Context: an optimization exercise on an open-source flow, tuned for small area. The choices shown serve that exercise and are no tape-out recipe. The RTL was checked by simulation tests, not by an equivalence proof against the original design. Not every run is shown, and edits may drop behaviour that the tests do not exercise. No activity file was given, so power comes from the tool's default toggle rates.

--- flow/design.v: outline only ---
// module ysyx_23060336_IFU: 98 lines
// module ysyx_23060336_IDU: 968 lines
// module ysyx_23060336_RCA: 18 lines
// module ysyx_23060336_INC: 17 lines
// module ysyx_23060336_AddSub: 41 lines
// module ysyx_23060336_SHIFT: 2127 lines
// module ysyx_23060336_ALU: 54 lines
// module ysyx_23060336_ARBITER: 83 lines
// module ysyx_23060336_XBAR: 65 lines
// module ysyx_23060336_CLINT: 32 lines
// module ysyx_23060336_EXU: 101 lines
// module ysyx_23060336_LSU: 112 lines
// module ysyx_23060336_WBU: 32 lines
// module ysyx_23060336_REG: 37 lines
// module ysyx_23060336_CSR: 48 lines
// module ysyx_23060336_ICACHE: 100 lines
// module ysyx_23060336: 588 lines
module ysyx_23060336(
  input         clock,
                reset,
                io_interrupt,
                io_master_awready,
  output        io_master_awvalid,
  output [31:0] io_master_awaddr,
  output [3:0]  io_master_awid,
  output [7:0]  io_master_awlen,
  output [2:0]  io_master_awsize,
  output [1:0]  io_master_awburst,
  input         io_master_wready,
  output        io_master_wvalid,
  output [31:0] io_master_wdata,
  output [3:0]  io_master_wstrb,
  output        io_master_wlast,
                io_master_bready,
  input         io_master_bvalid,
  input  [1:0]  io_master_bresp,
  input  [3:0]  io_master_bid,
  input         io_master_arready,
  output        io_master_arvalid,
  output [31:0] io_master_araddr,
  output [3:0]  io_master_arid,
  output [7:0]  io_master_arlen,
  output [2:0]  io_master_arsize,
  output [1:0]  io_master_arburst,
  output        io_master_rready,
  input         io_master_rvalid,
  input  [1:0]  io_master_rresp,
  input  [31:0] io_master_rdata,
  input         io_master_rlast,
  input  [3:0]  io_master_rid,
  output        io_slave_awready,
  input         io_slave_awvalid,
  input  [31:0] io_slave_awaddr,
  input  [3:0]  io_slave_awid,
  input  [7:0]  io_slave_awlen,
  input  [2:0]  io_slave_awsize,
  input  [1:0]  io_slave_awburst,
  output        io_slave_wready,
  input         io_slave_wvalid,
  input  [31:0] io_slave_wdata,
  input  [3:0]  io_slave_wstrb,
  input         io_slave_wlast,
                io_slave_bready,
  output        io_slave_bvalid,
  output [1:0]  io_slave_bresp,
  output [3:0]  io_slave_bid,
  output        io_slave_arready,
  input         io_slave_arvalid,
  input  [31:0] io_slave_araddr,
  input  [3:0]  io_slave_arid,
  input  [7:0]  io_slave_arlen,
  input  [2:0]  io_slave_arsize,
  input  [1:0]  io_slave_arburst,
  input         io_slave_rready,
  output        io_slave_rvalid,
  output [1:0]  io_slave_rresp,
  output [31:0] io_slave_rdata,
  output [3:0]  io_slave_rid,
  output        io_slave_rlast
);
  // ...
==> flow/flow/run.sh <==
#!/bin/bash
# Standard ORFS layout, except: synthesis maps the logic with an area-oriented
# abc script (flow/abc_area.script, via flow/mysynth.tcl), and CTS uses
# clkbuf_8 clock buffers, small clusters and no dummy loads.  Each step's
# output goes to a log file in this folder.
set -euo pipefail
W=$(pwd)
export MY_ABC_SCRIPT=$W/flow/abc_area.script
CTS="-sink_clustering_enable -repair_clock_nets -dont_use_dummy_load -buf_list sky130_fd_sc_hd__clkbuf_8 -root_buf sky130_fd_sc_hd__clkbuf_16 -sink_clustering_size 15 -sink_clustering_max_diameter 50"
M=(make -C "$FLOW_HOME" DESIGN_CONFIG=$W/config.mk WORK_HOME=$W/orfs CLKGATE_MAP_FILE= SYNTH_SCRIPT=$W/flow/mysynth.tcl)
"${M[@]}" synth > $W/synth.log 2>&1
CTS_ARGS="$CTS" "${M[@]}" CTS_ARGS="$CTS" finish > $W/layout.log 2>&1
R=$W/orfs/results/$FLOW_PLATFORM/ysyx_23060336/base
: # left out here: write the final layout as DEF
==> flow/flow/abc_area.script <==
strash
&get -n
&fraig -x
&put
scorr
dc2
dc2
strash
&get -n
&dch -f
&nf
&put
==> flow/flow/mysynth.tcl <==
proc synth {args} { yosys synth -nofsm -noshare {*}$args }
# technology mapping with an area-oriented abc script and no delay target
proc abc {args} {
  set out {}
  set i 0
  while {$i < [llength $args]} {
    set a [lindex $args $i]
    if {$a eq "-script"} {
      lappend out -script $::env(MY_ABC_SCRIPT)
      incr i 2
    } elseif {$a eq "-D" || $a eq "-constr"} {
      incr i 2
    } else {
      lappend out $a
      incr i
    }
  }
  yosys abc {*}$out
}
source $::env(SCRIPTS_DIR)/synth.tcl
# left out here: clear keep_hierarchy, flatten, clean up, hide names made inside functions, write 1_2_yosys.v
==> flow/standard.sh <==
#!/bin/bash
# synth_recipe.tcl (not shown) runs the flow's synth.tcl, then flattens the netlist and writes it again
# the make line also repeats each setting of config.mk as NAME=value (left out here)
make -C /OpenROAD-flow-scripts/flow DESIGN_CONFIG=/design/flow/config.mk WORK_HOME=/design/flow/orfs CLKGATE_MAP_FILE= SYNTH_SCRIPT=/design/flow/synth_recipe.tcl "${@:-finish}"
==> flow/config.mk <==
export PLATFORM = sky130hd
export DESIGN_NAME = ysyx_23060336
export DESIGN_NICKNAME = ysyx_23060336
export VERILOG_FILES = /design/flow/design.v
export SDC_FILE = /design/flow/constraint.sdc
export NUM_CORES = 4
export LEC_CHECK = 0
export CAP_MARGIN = 5
export CORE_MARGIN = 2
export CORE_UTILIZATION = 40
export PLACE_DENSITY = 0.6
export SLEW_MARGIN = 5
==> flow/constraint.sdc <==
create_clock -name core_clock -period 25.0 [get_ports {clock}]
set_input_delay 5.0000 -clock core_clock [delete_from_list [all_inputs] [get_ports {clock}]]
set_output_delay 5.0000 -clock core_clock [all_outputs]
set_load 0.01 [all_outputs]
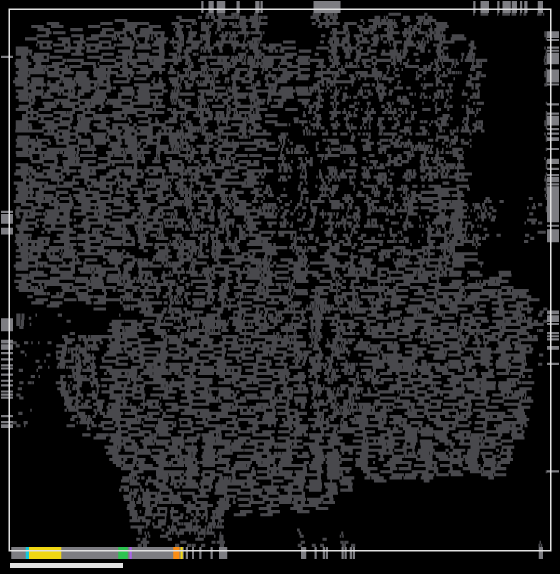
run_1/pinout.png
Bar = 100 µm. Pins as bars across the die edge, other pins in gray.
legend:
  `io_slave_araddr`:
    color: yellow
    pins: 32
    direction: input
    edge: bottom
  `io_slave_wstrb`:
    color: orange
    pins: 4
    direction: input
    edge: bottom
  `io_slave_awvalid`:
    color: purple
    pins: 1
    direction: input
    edge: bottom
  `io_slave_awlen`:
    color: green
    pins: 8
    direction: input
    edge: bottom
  `io_master_rresp`:
    color: cyan
    pins: 2
    direction: input
    edge: bottom
all pins by edge: 189 bottom, 91 right, 64 top, 39 left

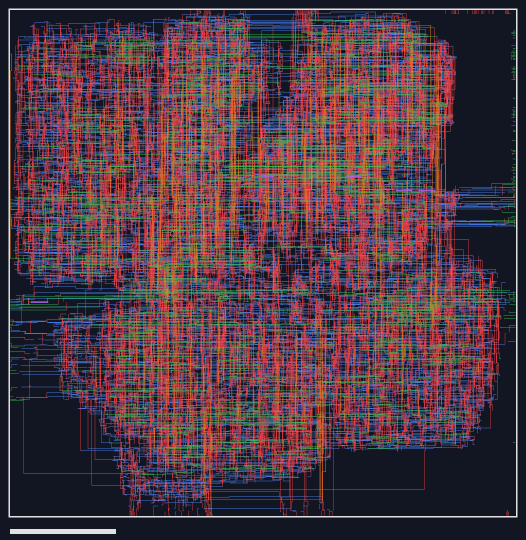
run_1/layers.png
Bar = 100 µm.
legend:
  M4:
    color: orange
    wire_length: 17000 µm
  M2:
    color: red
    wire_length: 152 mm
  M1:
    color: blue
    wire_length: 133 mm
  M5:
    color: purple
    wire_length: 65.3 µm
  M3:
    color: green
    wire_length: 38.2 mm

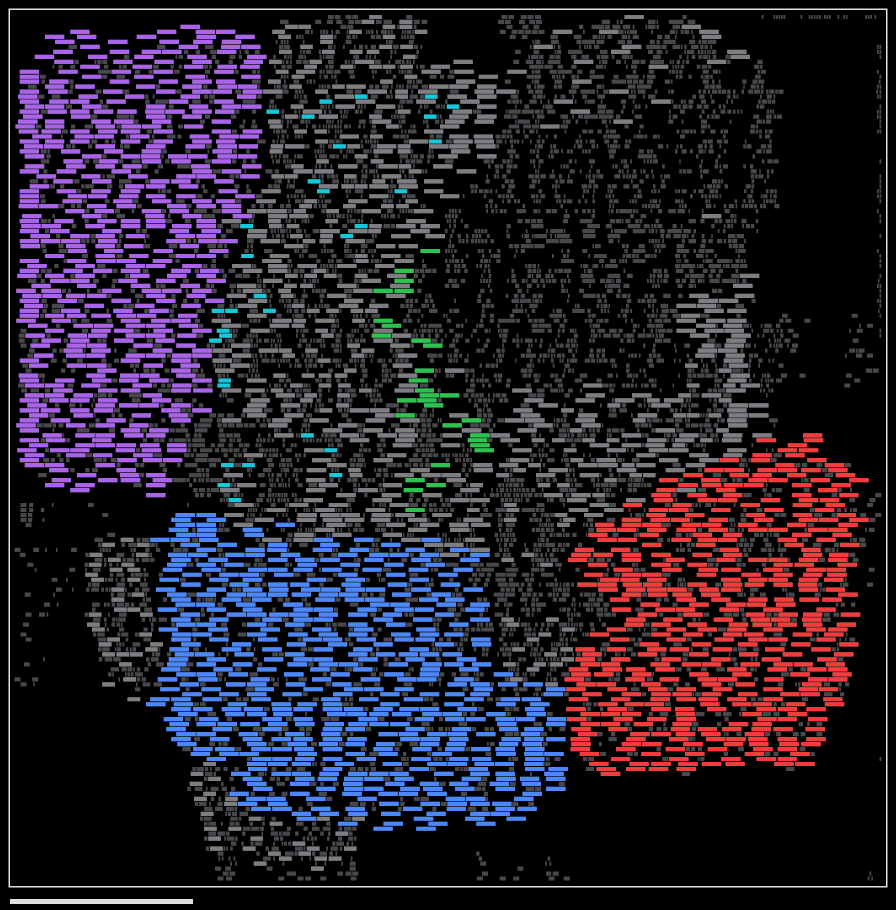
run_1/ff_map.png
Bar = 100 µm. Other sequential cells in the stronger gray, the rest of the logic in the fainter gray.
legend:
  `lsu.regdata`:
    color: cyan
    sequential_cells: 32
  `exu_inst`:
    color: green
    sequential_cells: 30
    where: middle
  `reg_0.rf`:
    color: purple
    sequential_cells: 480
  `icache.tags`:
    color: red
    sequential_cells: 416
  `icache.datas`:
    color: blue
    sequential_cells: 512

==> qor.csv, run 1 <==
stage;metric;value;unit
global_routing;vias_in_the_first_global_route;63790;
pwr;p_switching;2.494;mW
clock_tree;cts_max_level;4;
pwr;cellInternalPower;5.383;mW
synth;synthDominantAreaCellType;sky130_fd_sc_hd__edfxtp_1;
critical_path;worst-r2r-cell-count;81;
placed_design;place.detailed.hpwl;222200;µm
timing;minimum_clock_period;24320;ps
drt;ant_nets;0;
critical_path;critPathBufInv;10;
timing;maxSlewViolCount;0;
layout;layout-drive-gt1-share;10.62;%
drt;detail_route.wl_per_cell;32.45;µm
layout;final_common_cell;sky130_fd_sc_hd__edfxtp_1;
layout;syn2layout_area_growth;13.57;%
clock_tree;clk_transition_reported_paths;100;ps
critical_path;worstPathRequired;20000;ps
critical_path;path_common_cell;sky130_fd_sc_hd__fa_2;
synth;netlist_area_before_placement;90040;µm²
pwr;power_density;77.03;nW/µm²
timing;clock_skew;167.5;ps
synth;synth-seq-cells;2100;
layout;mostFrequentLayoutCells;1813 x sky130_fd_sc_hd__edfxtp_1, 691 x sky130_fd_sc_hd__nand2_1, 532 x sky130_fd_sc_hd__nor2_1;
synth;synth.yosys.seq_area_share;66.85;%
synth;synth_edf_count;1813;
min_path;hold_depth;0;
floorplanning;start_util;40.15;%
timing;hold_viol;0;
critical_path;ff2ff_setup_slack;1410;ps
pwr;seq_power_share;54.7;%
critical_path;critPathArrivalTime;19320;ps
pwr;p_clk_share;23.1;%
synth;synth_cell_type_count;72;
critical_path;largest_delay_contributor_family_on_the_critical_path;adder cells;
job;drv.max_cap_violation_count;0;
critical_path;critical-path-max-stage-delay;480;ps
critical_path;worst-path-max-fanout;3;
placed_design;gp_congestion;1.012;
placed_design;port_buffers;148;
drt;num_vias;67190;
outcome;outcome;timing/DRC/antenna clean;
pwr;irDropWorstVdd;0.07161;mV
synth;synthesis.yosys.warnings;12;
critical_path;cpMaxStageDelayCell;sky130_fd_sc_hd__fa_1;
synth;synth_top_flop_cell;sky130_fd_sc_hd__edfxtp_1;
critical_path;startpoint_type;flip-flop;
floorplanning;die_footprint;228900;µm²
global_routing;grt.overflow.total;0;
floorplanning;placement_rows;174;
clock_tree;worstSkewPairLatency;870;ps
layout;finalNetCount;7940;
critical_path;cp.depth;64;
critical_path;setup.worst_path.end_class;primary output;
floorplanning;ios;383;
layout;final_core_util;45.60;%
synth;postSynthAreaPerCell;13.41;µm²
drt;first_pass_iters;9;
timing;rsz0062_at_grt;false;
timing;tns;0;ps
timing;postLayoutSetupSlackWorst;684.2;ps
run 1: cell type report:
type	count	area, µm²
diodes	9	22.52
clock buffers	201	2778
fillers	20160	122000
inverters	179	681.9
multi-input cells	4419	29570
flip-flops and latches	2100	60190
well taps	2992	3744
repair buffers	595	5279
run 1: stage by stage:
step                cells  area, µm²  total power [mW]  hold WS (ps)
floorplan            6789      90600             5.188         400.3
global placement    10280      99330             6.059         403.8
detailed placement  10280      99330             6.089         404.5
CTS                 10480     102200             7.862         394.9
global route        10490     102200             8.127         408.3
finish              10500     102300             7.877         397.9
run 1: worst reg2reg max path: cells and delay by family (launching register included):
family | cells | cell delay [ps]
and+or+nand+nor | 16 | 4950
buffers and inverters | 13 | 2000
muxes | 2 | 620
AOI/OAI and AO/OA | 18 | 3220
xor gates and xnor gates | 2 | 330
DFF | 1 | 400
adders and majority gates | 30 | 11740
run 1: cell families (layout without fill, tap and decap cells):
family | count (synthesis) | in the layout | share of synthesized area, %
flops | 2100 | 2100 | 66.85
simple gates | 1994 | 1994 | 10.12
compound gates | 1869 | 1869 | 15.08
buf+inv | 270 | 975 | 1.505
fa+ha+maj | 251 | 251 | 3.988
mux | 129 | 129 | 1.508
xor+xnor | 97 | 97 | 0.9435
other cells | 2 | 88 | 0.008341
run 1: timing repair:
| item | 4_1_cts | 5_1_grt |
|---|---|---|
| resized for setup | 17 | 17 |
| buffers inserted | 1 | 3 |
| hold buffers | 0 | 0 |
| endpoints found under the setup margin | 2 | 5 |
| endpoints found under the hold margin | 0 | 0 |
| pin swaps | 6 | 8 |
run 1: synthesized netlist by cell type (62+ instances only):
library cell                  n
sky130_fd_sc_hd__buf_4       91
sky130_fd_sc_hd__a21oi_1    427
sky130_fd_sc_hd__clkinv_1   179
sky130_fd_sc_hd__ha_1       191
sky130_fd_sc_hd__a211oi_1    62
sky130_fd_sc_hd__nand3_1    150
sky130_fd_sc_hd__dfxtp_1    287
sky130_fd_sc_hd__a22o_1     105
sky130_fd_sc_hd__nor2b_1     86
sky130_fd_sc_hd__edfxtp_1  1813
sky130_fd_sc_hd__nand4_1     82
sky130_fd_sc_hd__nor4_1      63
sky130_fd_sc_hd__mux2i_1     76
sky130_fd_sc_hd__a222oi_1   295
sky130_fd_sc_hd__nor3_1     138
sky130_fd_sc_hd__a22oi_1    247
sky130_fd_sc_hd__a221oi_1   147
sky130_fd_sc_hd__o21ai_0    209
sky130_fd_sc_hd__nor2_1     564
sky130_fd_sc_hd__nand2_1    694
run 1: layer usage:
layer | vias to the layer above | GRT usage [%] | wire length [µm]
met5 | - | 0 | 65
met1 | 33820 | 39.23 | 133500
met3 | 746 | 6.488 | 38250
met4 | 10 | 13.13 | 16980
met2 | 4325 | 44.36 | 151800
li1 | 28280 | - | -
run 1: power groups by stage:
stage | Combinational [mW] | Clock [mW] | Sequential [mW]
after global placement | 1.69 | 0 | 4.37
after detailed placement | 1.71 | 0 | 4.38
after CTS | 1.71 | 1.84 | 4.30
final | 1.75 | 1.82 | 4.31
after global routing | 1.85 | 1.95 | 4.32
after floorplan | 0.927 | 0 | 4.26
==> run 2, diff against run 1 <==
--- a/flow/design.v
+++ b/flow/design.v
@@ -18,7 +18,7 @@
                 io_isRAW_control
 );
   reg  [31:0] PC;
-  reg  [31:0] finst;
+  reg  [31:1] finst;
   reg  [2:0]  state;
   wire        _PC_T_9 = state == 3'h2;
   wire        _io_axi_rready_T_5 = state == 3'h1;
@@ -47,7 +47,7 @@
   wire [2:0]  _state_T_10 = {1'h0, ~io_out_ready, 1'h0};
   always @(posedge clock) begin
     if (io_axi_rvalid)
-      finst <= io_axi_rdata;
+      finst <= {io_axi_rdata[31:2], &io_axi_rdata[1:0]};
   end
   always @(posedge clock) begin
     if (reset) begin
@@ -90,7 +90,8 @@
     | _io_axi_arvalid_T_4 & io_axi_rvalid & io_out_ready | _PC_T_13 | _io_axi_arvalid_T_6
     & io_axi_rvalid;
   assign io_out_bits_pc = PC;
-  assign io_out_bits_inst = io_axi_rvalid & io_out_ready ? io_axi_rdata : finst;
+  assign io_out_bits_inst =
+    io_axi_rvalid & io_out_ready ? io_axi_rdata : {finst[31:2], finst[1], finst[1]};
   assign io_axi_arvalid = io_axi_arvalid_0;
   assign io_axi_araddr = io_axi_araddr_0;
   assign io_axi_rready =
@@ -3851,7 +3852,7 @@
   input         io_slave_skip
 );
   reg  [25:0] tags [0:15];
-  reg  [31:0] datas [0:15];
+  reg  [31:1] datas [0:15];
   reg  [15:0] valids;
   reg  [31:0] araddr;
   wire [25:0] slave_tag = araddr[31:6];
@@ -3869,7 +3870,7 @@
     out_data = 32'h0;
     for (i = 0; i < 16; i = i + 1) begin
       out_tag = out_tag | {26{idx == i}} & tags[i];
-      out_data = out_data | {32{idx == i}} & datas[i];
+      out_data = out_data | {32{idx == i}} & {datas[i], datas[i][1]};
     end
   end
   wire        out_valid = valids[idx];
@@ -3917,7 +3918,7 @@
     if (refill)
       tags[araddr[5:2]] <= slave_tag;
     if (refill | io_awvalid)
-      datas[idx] <= io_master_rdata;
+      datas[idx] <= {io_master_rdata[31:2], &io_master_rdata[1:0]};
   end
   assign io_master_arvalid = _io_master_rready_T | _io_master_rready_T_3;
   assign io_master_araddr = araddr;
@@ -4075,7 +4076,8 @@
   wire        _xbar_io_clint_arvalid;
   wire [31:0] _xbar_io_clint_araddr;
   reg  [31:0] idu_pc;
-  reg  [31:0] idu_inst;
+  reg  [31:1] idu_inst;
+  wire [31:0] idu_instw = {idu_inst[31:2], idu_inst[1], idu_inst[1]};
   reg  [31:0] exu_pc;
   reg  [31:0] exu_src1;
   reg  [31:0] exu_d2;
@@ -4189,14 +4191,14 @@
   always @(posedge clock) begin
     if (_ifu_io_out_valid & _idu_io_in_ready) begin
       idu_pc <= _ifu_io_out_bits_pc;
-      idu_inst <= _ifu_io_out_bits_inst;
+      idu_inst <= {_ifu_io_out_bits_inst[31:2], &_ifu_io_out_bits_inst[1:0]};
     end
     if (_idu_io_out_valid & _exu_io_in_ready) begin
       exu_pc <= idu_pc;
       exu_src1 <= _reg_src1;
       exu_d2 <= sys ? sysdata : _reg_src2;
       exu_inst <= idu_inst[31:2];
-      exu_v <= &idu_inst[1:0];
+      exu_v <= idu_inst[1];
       exu_bub <= _idu_io_out_bits_lsu_wbu_isRAW_data;
     end
     if (_exu_io_out_valid & _lsu_io_in_ready) begin
@@ -4243,7 +4245,7 @@
     .io_in_ready                    (_idu_io_in_ready),
     .io_in_valid                    (_ifu_io_out_valid),
     .io_in_bits_pc                  (idu_pc),
-    .io_in_bits_inst                (idu_inst),
+    .io_in_bits_inst                (idu_instw),
     .io_out_ready                   (_exu_io_in_ready),
     .io_out_valid                   (_idu_io_out_valid),
     .io_out_bits_pc                 (),
==> flow/flow/abc_area.script (replaced) <==
strash
&get -n
&fraig -x
&put
scorr
dc2
dc2
strash
&get -n
&dch -f
&nf -R 1000 -p -F 8 -a -A 4
&put
==> qor.csv, run 2 <==
stage;metric;value;unit
timing;hold_viol;0;
job;drv.max_cap_violation_count;0;
synth;netlist_area_before_placement;88590;µm²
critical_path;worst-path-max-fanout;28;
floorplanning;placement_rows;172;
timing;clock_skew;93.17;ps
outcome;outcome;timing/DRC/antenna clean;
drt;routed-wl-met3;35510;µm
critical_path;worstPathRequired;20000;ps
pwr;cellInternalPower;5.215;mW
critical_path;worst-r2r-cell-count;90;
layout;fillers;19740;
critical_path;setup.worst_path.end_class;primary output;
critical_path;path_common_cell;sky130_fd_sc_hd__fa_2;
drt;first_pass_iters;9;
synth;synth_top_flop_cell;sky130_fd_sc_hd__edfxtp_1;
critical_path;startpoint_type;flip-flop;
pwr;seq_power_share;56.1;%
timing;minimum_clock_period;24300;ps
pwr;power_density;73.78;nW/µm²
placed_design;port_buffers;148;
layout;final_common_cell;sky130_fd_sc_hd__edfxtp_1;
floorplanning;start_util;40.28;%
critical_path;ff2ff_setup_slack;950;ps
pwr;fin_total_pwr;7.461;mW
synth;synth_edf_count;1795;
critical_path;cpMaxStageDelayCell;sky130_fd_sc_hd__clkdlybuf4s50_1;
synth;synth.yosys.seq_area_share;67.33;%
run 2: critical path: cells and delay by family, from the launching register on:
family,cells,cell delay [ps]
adder cells (fa/ha/maj),28,11330
AND/OR/NAND/NOR,12,2080
flip-flops,1,470
XOR/XNOR,1,160
AO/OA/AOI/OAI,14,2440
buffers and inverters,11,2000
run 2: what timing repair did:
| action | CTS | global route |
|---|---|---|
| setup buffers | 3 | 1 |
| endpoints found under the setup margin | 18 | 68 |
| pin swaps | 6 | 3 |
| hold buffers | 0 | 0 |
| gates resized for setup | 24 | 17 |
run 2: cell families after synthesis:
kind of cell | after synthesis | synth area share, %
buffers and inverters | 270 | 1.530
adder cells (fa/ha/maj) | 251 | 4.053
AND/OR/NAND/NOR | 1710 | 8.780
other | 2 | 0.008477
multiplexers | 163 | 1.973
AO/OA/AOI/OAI | 1929 | 15.39
flip-flops | 2082 | 67.33
XOR/XNOR | 95 | 0.9392
run 2: cell type report:
cell class                 instances  area [µm²]  share of cell area [%]
tap                             2958        3701                   3.660
antenna                           13       32.53                 0.03217
inverter                         179       671.9                  0.6645
sequential                      2082       59650                   58.99
clock buffer                     196        2709                   2.679
multi-input combinational       4227       28780                   28.46
timing repair buffer             630        5575                   5.514
run 2: stage by stage:
| step | std cells | setup WS [ps] |
|---|---|---|
| final | 10290 | 695.3 |
| after global routing | 10280 | -14.05 |
| after CTS | 10270 | 23.84 |
| after detailed placement | 10070 | -46.84 |
| after global placement | 10070 | 136.0 |
| after floorplan | 6579 | 93.74 |
run 2: power by group through the flow:
stage / logic [mW] / registers, mW / clock network, mW
after CTS: 1.46 / 4.19 / 1.82
final: 1.48 / 4.19 / 1.79
after floorplan: 0.778 / 4.15 / 0
after detailed placement: 1.46 / 4.26 / 0
after global placement: 1.44 / 4.25 / 0
after global routing: 1.57 / 4.20 / 1.94
run 2: routing by layer:
| metal | track usage, % | up-vias |
|---|---|---|
| met5 | 0 | - |
| met4 | 11.13 | 10 |
| met3 | 5.350 | 647 |
| met2 | 44.96 | 4019 |
| met1 | 39.74 | 32900 |
| li1 | - | 27530 |
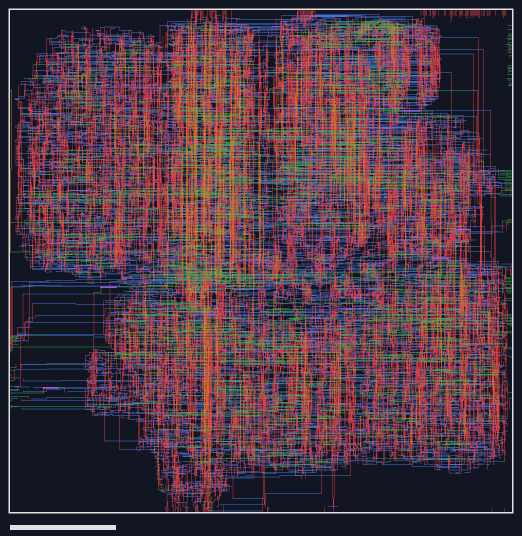
run_2/layers.png
Bar = 100 µm.
legend:
  M5:
    color: purple
    wire_length: 69.0 µm
  M1:
    color: blue
    wire_length: 132 mm
  M4:
    color: orange
    wire_length: 14000 µm
  M3:
    color: green
    wire_length: 35.5 mm
  M2:
    color: red
    wire_length: 149 mm

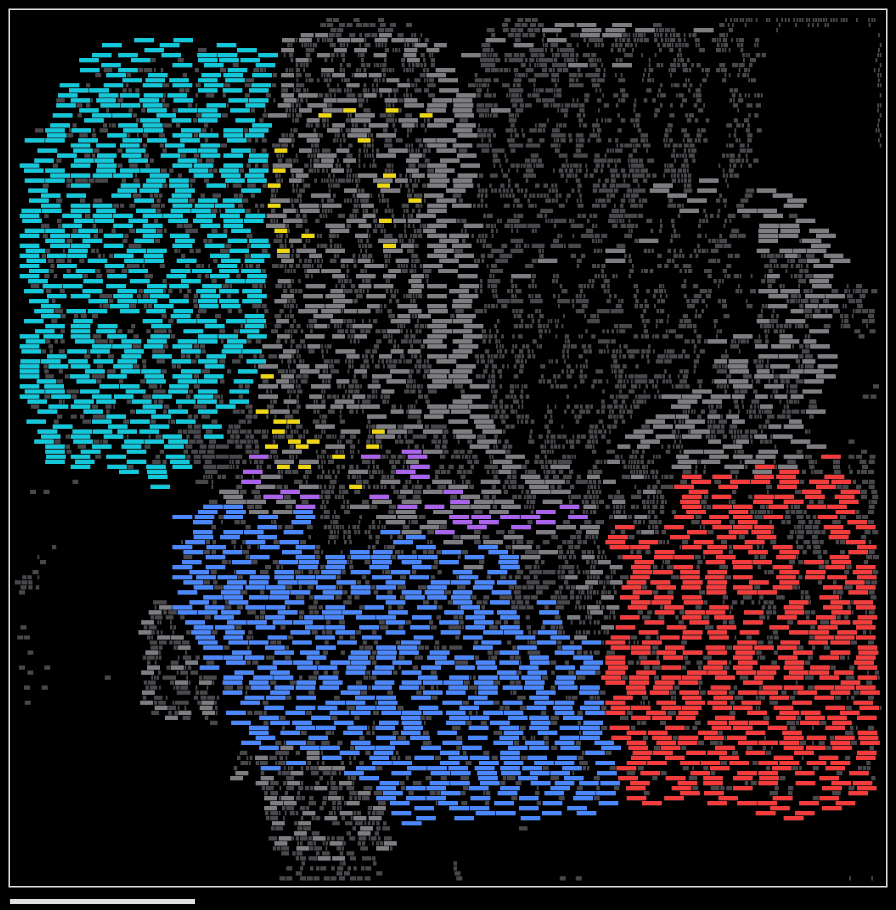
run_2/ff_map.png
Bar = 100 µm. Other sequential cells in the stronger gray, the rest of the logic in the fainter gray.
legend:
  `idu_inst`:
    color: purple
    sequential_cells: 31
    where: middle
  `icache.tags`:
    color: red
    sequential_cells: 416
  `reg_0.rf`:
    color: cyan
    sequential_cells: 480
  `lsu.regdata`:
    color: yellow
    sequential_cells: 32
  `icache.datas`:
    color: blue
    sequential_cells: 496

==> run 3, diff against run 2 <==
--- a/flow/config.mk
+++ b/flow/config.mk
@@ -8,5 +8,5 @@
 export CAP_MARGIN = 5
 export CORE_MARGIN = 2
 export CORE_UTILIZATION = 40
-export PLACE_DENSITY = 0.6
+export PLACE_DENSITY = 0.7
 export SLEW_MARGIN = 5
==> qor.csv, run 3 <==
stage;metric;value;unit
critical_path;startpoint_type;flip-flop;
critical_path;worst-r2r-cell-count;90;
synth;synth_cell_type_count;62;
floorplanning;placement_rows;172;
global_routing;vias_in_the_first_global_route;61850;
critical_path;critical-path-max-stage-delay;830;ps
synth;synth_top_flop_cell;sky130_fd_sc_hd__edfxtp_1;
synth;synth.yosys.seq_area_share;67.33;%
timing;rsz0062_at_grt;false;
layout;finalNetCount;7684;
timing;maxSlewViolCount;0;
synth;synthesis.yosys.warnings;12;
floorplanning;ios;383;
synth;synth_edf_count;1795;
layout;fillers;19470;
synth;synth-seq-cells;2082;
critical_path;cpMaxStageDelayCell;sky130_fd_sc_hd__nor3_1;
synth;netlist_area_before_placement;88590;µm²
job;drv.max_cap_violation_count;0;
pwr;power_density;73.35;nW/µm²
clock_tree;cts_max_level;4;
clock_tree;worstSkewPairLatency;870;ps
placed_design;place.detailed.hpwl;212600;µm
timing;postLayoutSetupSlackWorst;692.3;ps
synth;postSynthAreaPerCell;13.63;µm²
pwr;irDropWorstVdd;0.04834;mV
placed_design;gp_congestion;1.025;
critical_path;worst-path-max-fanout;8;
layout;layout-drive-gt1-share;10.36;%
floorplanning;die_footprint;225300;µm²
drt;detail_route.wl_per_cell;31.44;µm
timing;minimum_clock_period;24310;ps
synth;synthDominantAreaCellType;sky130_fd_sc_hd__edfxtp_1;
critical_path;path_common_cell;sky130_fd_sc_hd__fa_2;
critical_path;worstPathRequired;20000;ps
layout;mostFrequentLayoutCells;1795 x sky130_fd_sc_hd__edfxtp_1, 612 x sky130_fd_sc_hd__nand2_1, 443 x sky130_fd_sc_hd__a21oi_1;
placed_design;detailedPlace.worstSlack;111.7;ps
critical_path;ff2ff_setup_slack;1250;ps
layout;final_common_cell;sky130_fd_sc_hd__edfxtp_1;
critical_path;critPathBufInv;9;
critical_path;cp.depth;68;
min_path;hold_depth;0;
timing;tns;0;ps
global_routing;grt.overflow.total;0;
timing;clock_skew;178.7;ps
synth;synthMostInstantiatedCell;sky130_fd_sc_hd__edfxtp_1;
floorplanning;start_util;40.28;%
critical_path;setup.worst_path.end_class;primary output;
outcome;outcome;timing/DRC/antenna clean;
timing;hold_viol;0;
critical_path;critPathArrivalTime;19310;ps
layout;syn2layout_area_growth;13.30;%
run 3: changes by cell type in the layout (fill, tap and decap cells not counted), sizes merged:
| cell | before | now |
|---|---|---|
| diode | 13 | 14 |
| buf | 483 | 415 |
| dlymetal6s2s | 0 | 1 |
| clkdlybuf4s50 | 146 | 145 |
| clkbuf | 197 | 188 |
| dlygate4sd2 | 0 | 1 |
run 3: repair_timing:
action,CTS,global route
setup endpoints to repair,2,66
setup buffers,2,2
pin swaps,4,6
gates resized for setup,21,19
hold buffers,0,0
run 3: per-layer routing:
| layer | routed length [µm] | GRT usage [%] |
|---|---|---|
| met4 | 16050 | 12.07 |
| met3 | 44330 | 6.738 |
| met1 | 120500 | 38.08 |
| met5 | 115 | 0 |
| met2 | 140000 | 41.85 |
run 3: area by class of cell:
type	count	area, µm²	area share, %
antenna	14	35.03	0.03490
clock buffer	188	2599	2.589
inverter	179	671.9	0.6694
multi-input combinational	4227	28720	28.61
sequential	2082	59650	59.43
tap	2958	3701	3.687
timing repair buffer	562	4996	4.978
run 3: where the power goes:
| group | total [mW] | switching [mW] | internal (mW) |
|---|---|---|---|
| combinational | 1.44 | 0.930 | 0.515 |
| sequential | 4.18 | 0.209 | 3.97 |
| clock | 1.74 | 1.07 | 0.670 |
| total | 7.36 | 2.20 | 5.16 |
run 3: kinds of logic (layout without fill, tap and decap cells):
family	Yosys count	after routing	share of synthesized area [%]
AOI/OAI and AO/OA	1929	1929	15.39
xor gates and xnor gates	95	95	0.9392
adders and majority gates	251	251	4.053
buffers and inverters	270	929	1.530
DFF	2082	2082	67.33
muxes	163	163	1.973
other	2	93	0.008477
and+or+nand+nor	1710	1710	8.780
run 3: per-stage QoR:
step | instances | area (µm²) | hold slack (ps) | util (%)
after CTS | 10190 | 100300 | 395.8 | 45.59
after detailed placement | 10000 | 97590 | 404.5 | 44.37
final | 10210 | 100400 | 377.7 | 45.64
after global routing | 10200 | 100300 | 395.7 | 45.62
after global placement | 10000 | 97590 | 404.0 | 44.37
after floorplan | 6579 | 89100 | 400.3 | -
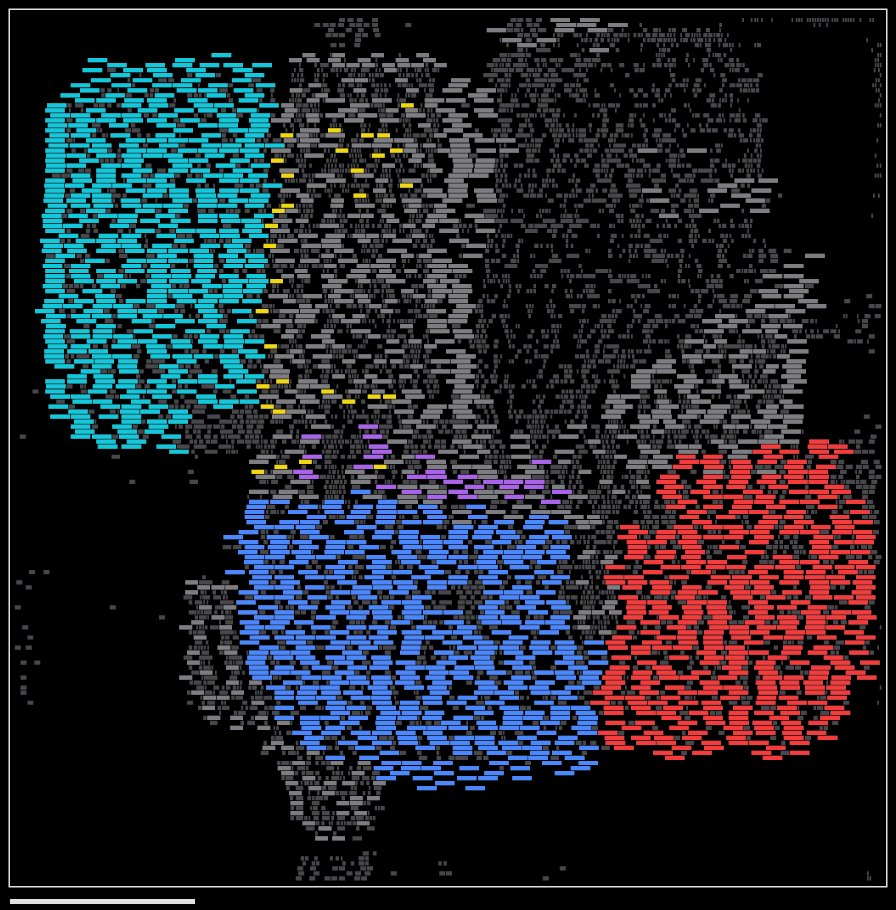
run_3/ff_map.png
Bar = 100 µm. Other sequential cells in the stronger gray, the rest of the logic in the fainter gray.
legend:
  `icache.datas`:
    color: blue
    sequential_cells: 496
    where: bottom middle
  `icache.tags`:
    color: red
    sequential_cells: 416
  `idu_inst`:
    color: purple
    sequential_cells: 31
    where: middle
  `reg_0.rf`:
    color: cyan
    sequential_cells: 480
  `lsu.regdata`:
    color: yellow
    sequential_cells: 32
not colored: 627

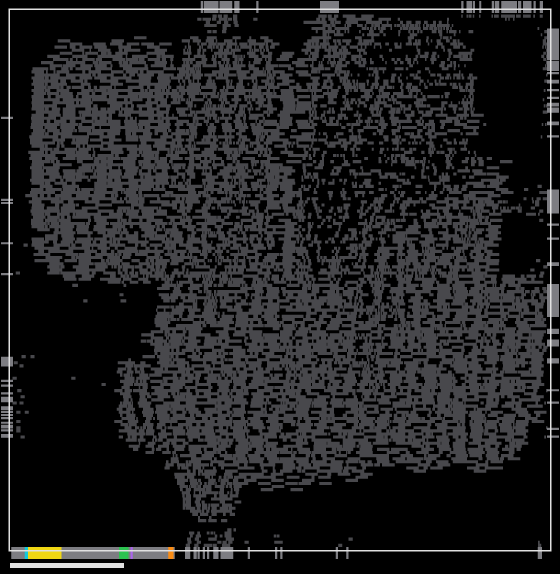
run_3/pinout.png
Bar = 100 µm. Pins as bars across the die edge, other pins in gray.
legend:
  `io_slave_awlen`:
    color: green
    pins: 8
    direction: input
    edge: bottom
  `io_master_rresp`:
    color: cyan
    pins: 2
    direction: input
    edge: bottom
  `io_slave_araddr`:
    color: yellow
    pins: 32
    direction: input
    edge: bottom
  `io_slave_wstrb`:
    color: orange
    pins: 4
    direction: input
    edge: bottom
  `io_slave_awvalid`:
    color: purple
    pins: 1
    direction: input
    edge: bottom
all pins by edge: 185 bottom, 93 right, 77 top, 28 left

==> run 4, diff against run 3 <==
==> flow/flow/abc_area.script (replaced) <==
strash
&get -n
&fraig -x
&put
scorr
dc2
dc2
strash
&get -n
&dch -f
&nf -R 1000 -p -F 8 -a -A 4 -C 32
&put
--- a/flow/config.mk
+++ b/flow/config.mk
@@ -8,5 +8,5 @@
 export CAP_MARGIN = 5
 export CORE_MARGIN = 2
 export CORE_UTILIZATION = 40
-export PLACE_DENSITY = 0.7
+export PLACE_DENSITY = 0.8
 export SLEW_MARGIN = 5
==> qor.csv, run 4 <==
stage;metric;value;unit
drt;ant_nets;0;
timing;maxSlewViolCount;0;
job;drv.max_cap_violation_count;0;
timing;minimum_clock_period;24330;ps
pwr;irDropWorstVdd;0.06539;mV
clock_tree;clk_transition_reported_paths;90;ps
clock_tree;worstSkewPairLatency;850;ps
critical_path;ff2ff_setup_slack;1040;ps
critical_path;critical-path-max-stage-delay;500;ps
layout;mostFrequentLayoutCells;1795 x sky130_fd_sc_hd__edfxtp_1, 573 x sky130_fd_sc_hd__nand2_1, 449 x sky130_fd_sc_hd__nor2_1;
drt;num_vias;65560;
placed_design;gp_congestion;1.026;
critical_path;worstPathRequired;20000;ps
critical_path;path_common_cell;sky130_fd_sc_hd__fa_2;
pwr;cellInternalPower;5.213;mW
clock_tree;cts_max_level;4;
synth;most_frequent_cells_after_synthesis;1795 x sky130_fd_sc_hd__edfxtp_1, 575 x sky130_fd_sc_hd__nand2_1, 508 x sky130_fd_sc_hd__nor2_1;
synth;post_synth_fa_ha_maj_area_fraction;4.065;%
timing;hold_viol;0;
placed_design;placed_cells_incl_taps;9772;
outcome;outcome;timing/DRC/antenna clean;
synth;postSynthAreaPerCell;13.86;µm²
synth;dominant_combinational_cell_family_by_area_after_synthesis;compound AO/OA/AOI/OAI gates;
pwr;power_density;75.80;nW/µm²
synth;synth_compound_gate_area_share;15.03;%
min_path;hold_depth;0;
pwr;power.switching_fraction;31.02;%
layout;final_common_cell;sky130_fd_sc_hd__edfxtp_1;
clock_tree;cts-hold-fix-buffers;0;
global_routing;grt.overflow.total;0;
layout;syn2layout_area_growth;12.87;%
pwr;seq_power_share;56.3;%
synth;synth_xor_xnor_area_share;1.081;%
layout;finalNetCount;7541;
placed_design;detailedPlace.worstSlack;372.2;ps
timing;clock_skew;145.9;ps
synth;synth_cell_type_count;62;
synth;netlist_area_before_placement;88330;µm²
pwr;p_switching;2.345;mW
pwr;share_comb_of_total_power;21.5;%
floorplanning;start_util;40.24;%
critical_path;critPathArrivalTime;19330;ps
run 4: cell types whose count changed after synthesis, sizes merged, moves of 17 or more:
cell	previous run	this run
nand2	615	575
xor2	47	29
a21o	31	11
a22o	77	37
nor3	109	90
xnor2	48	80
a21oi	457	367
a222oi	285	320
a22oi	260	281
mux2	93	114
a211o	19	2
o21ai	308	254
mux2i	70	87
run 4: area by class of cell:
type | instances | area, µm²
Tap cell | 2871 | 3592
Clock buffer | 178 | 2461
Fill cell | 18800 | 119800
Antenna cell | 12 | 30.03
Inverter | 177 | 664.4
Multi-Input combinational cell | 4101 | 28480
Sequential cell | 2082 | 59650
Timing Repair Buffer | 557 | 4825
run 4: logic make-up after synthesis:
group                    Yosys count
adder cells (fa/ha/maj)          251
XOR/XNOR                         109
buffers and inverters            268
AO/OA/AOI/OAI                   1827
flip-flops                      2082
AND/OR/NAND/NOR                 1634
other                              2
multiplexers                     201
run 4: critical path: cells and delay by family, from the launching register on:
kind            cells  cell delay [ps]
mux                 2              270
fa+ha+maj          30            11690
xor+xnor            1              190
compound gates     17             2580
simple gates       11             1870
flops               1              500
buf+inv            10             1370
run 4: timing repair:
action	4_1_cts	5_1_grt
setup endpoints to repair	2	9
resized for setup	11	16
pin swaps	3	6
buffers inserted	9	7
run 4: per-layer routing:
layer  track usage, %  wire length, µm  up-vias
met5                0               43        -
met4            14.78            20190        6
met3            7.187            44940      995
met2            41.35           138500     5444
met1            36.45           114300    32110
li1                 -                -    27010
run 4: power groups by stage:
| stage | sequential [mW] | combinational [mW] | clock (mW) |
|---|---|---|---|
| 6_report | 4.25 | 1.63 | 1.68 |
| 4_1_cts | 4.24 | 1.57 | 1.68 |
| 3_5_place_dp | 4.32 | 1.56 | 0 |
| 2_1_floorplan | 4.21 | 0.869 | 0 |
| 3_3_place_gp | 4.31 | 1.53 | 0 |
| 5_1_grt | 4.27 | 1.71 | 1.80 |
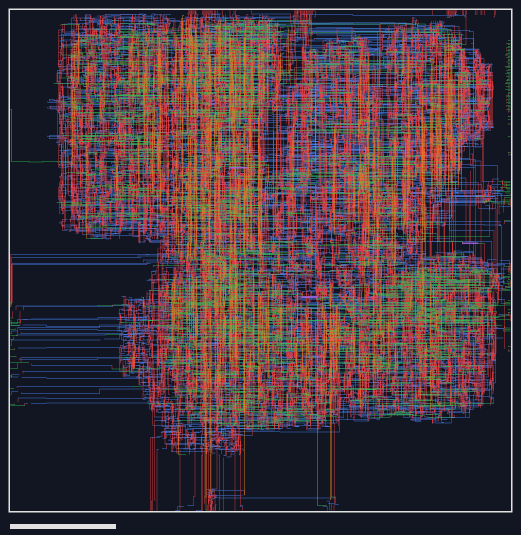
run_4/layers.png
Bar = 100 µm.
legend:
  M1:
    color: blue
    wire_length: 114 mm
  M5:
    color: purple
    wire_length: 43.2 µm
  M4:
    color: orange
    wire_length: 20.2 mm
  M3:
    color: green
    wire_length: 44.9 mm
  M2:
    color: red
    wire_length: 138 mm

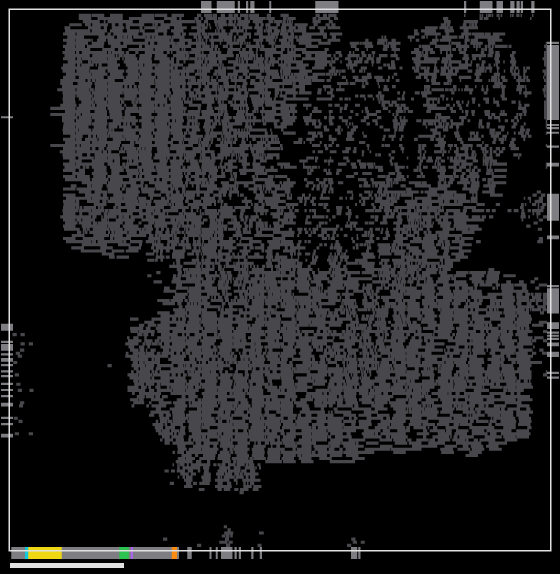
run_4/pinout.png
Bar = 100 µm. Pins as bars across the die edge, other pins in gray.
legend:
  `io_slave_araddr`:
    color: yellow
    pins: 32
    direction: input
    edge: bottom
  `io_master_rresp`:
    color: cyan
    pins: 2
    direction: input
    edge: bottom
  `io_slave_awvalid`:
    color: purple
    pins: 1
    direction: input
    edge: bottom
  `io_slave_awlen`:
    color: green
    pins: 8
    direction: input
    edge: bottom
  `io_slave_wstrb`:
    color: orange
    pins: 4
    direction: input
    edge: bottom
all pins by edge: 181 bottom, 105 right, 72 top, 25 left

[afterwards: timing with drivers on the ports]
The results above use ideal ports. As a check the final layouts listed here were re-extracted and re-timed, cells and wires unchanged.
Step 1 sets driving cells, clkbuf_16 on the clock port and buf_2 on the other inputs (assumed; they add their load-dependent delay and slew).
Step 2 moves the port delays by t, midway between the first and last clock arrival at a register: inputs arrive t later, outputs are due t later. That takes back most of the time a late clock gives input paths.
Slacks: no drivers / after step 1 / after step 2; pairs: no drivers / after step 1.
| run | t (ns) | slack for setup (ns) | worst setup path at the end | worst data-port slew with drivers (ns) | cell pins on the clock port's net |
|---|---|---|---|---|---|
| run 1 | 0.885 | 0.684 / 0.598 / 1.410 | register to register | 0.05 | 1 |
| run 2 | 0.893 | 0.695 / 0.610 / 0.948 | register to register | 0.09 | 1 |
| run 3 | 0.867 | 0.692 / 0.607 / 1.252 | register to register | 0.09 | 1 |
| run 4 | 0.862 | 0.669 / 0.588 / 1.035 | register to register | 0.08 | 1 |
After both steps every run listed still meets setup and hold.
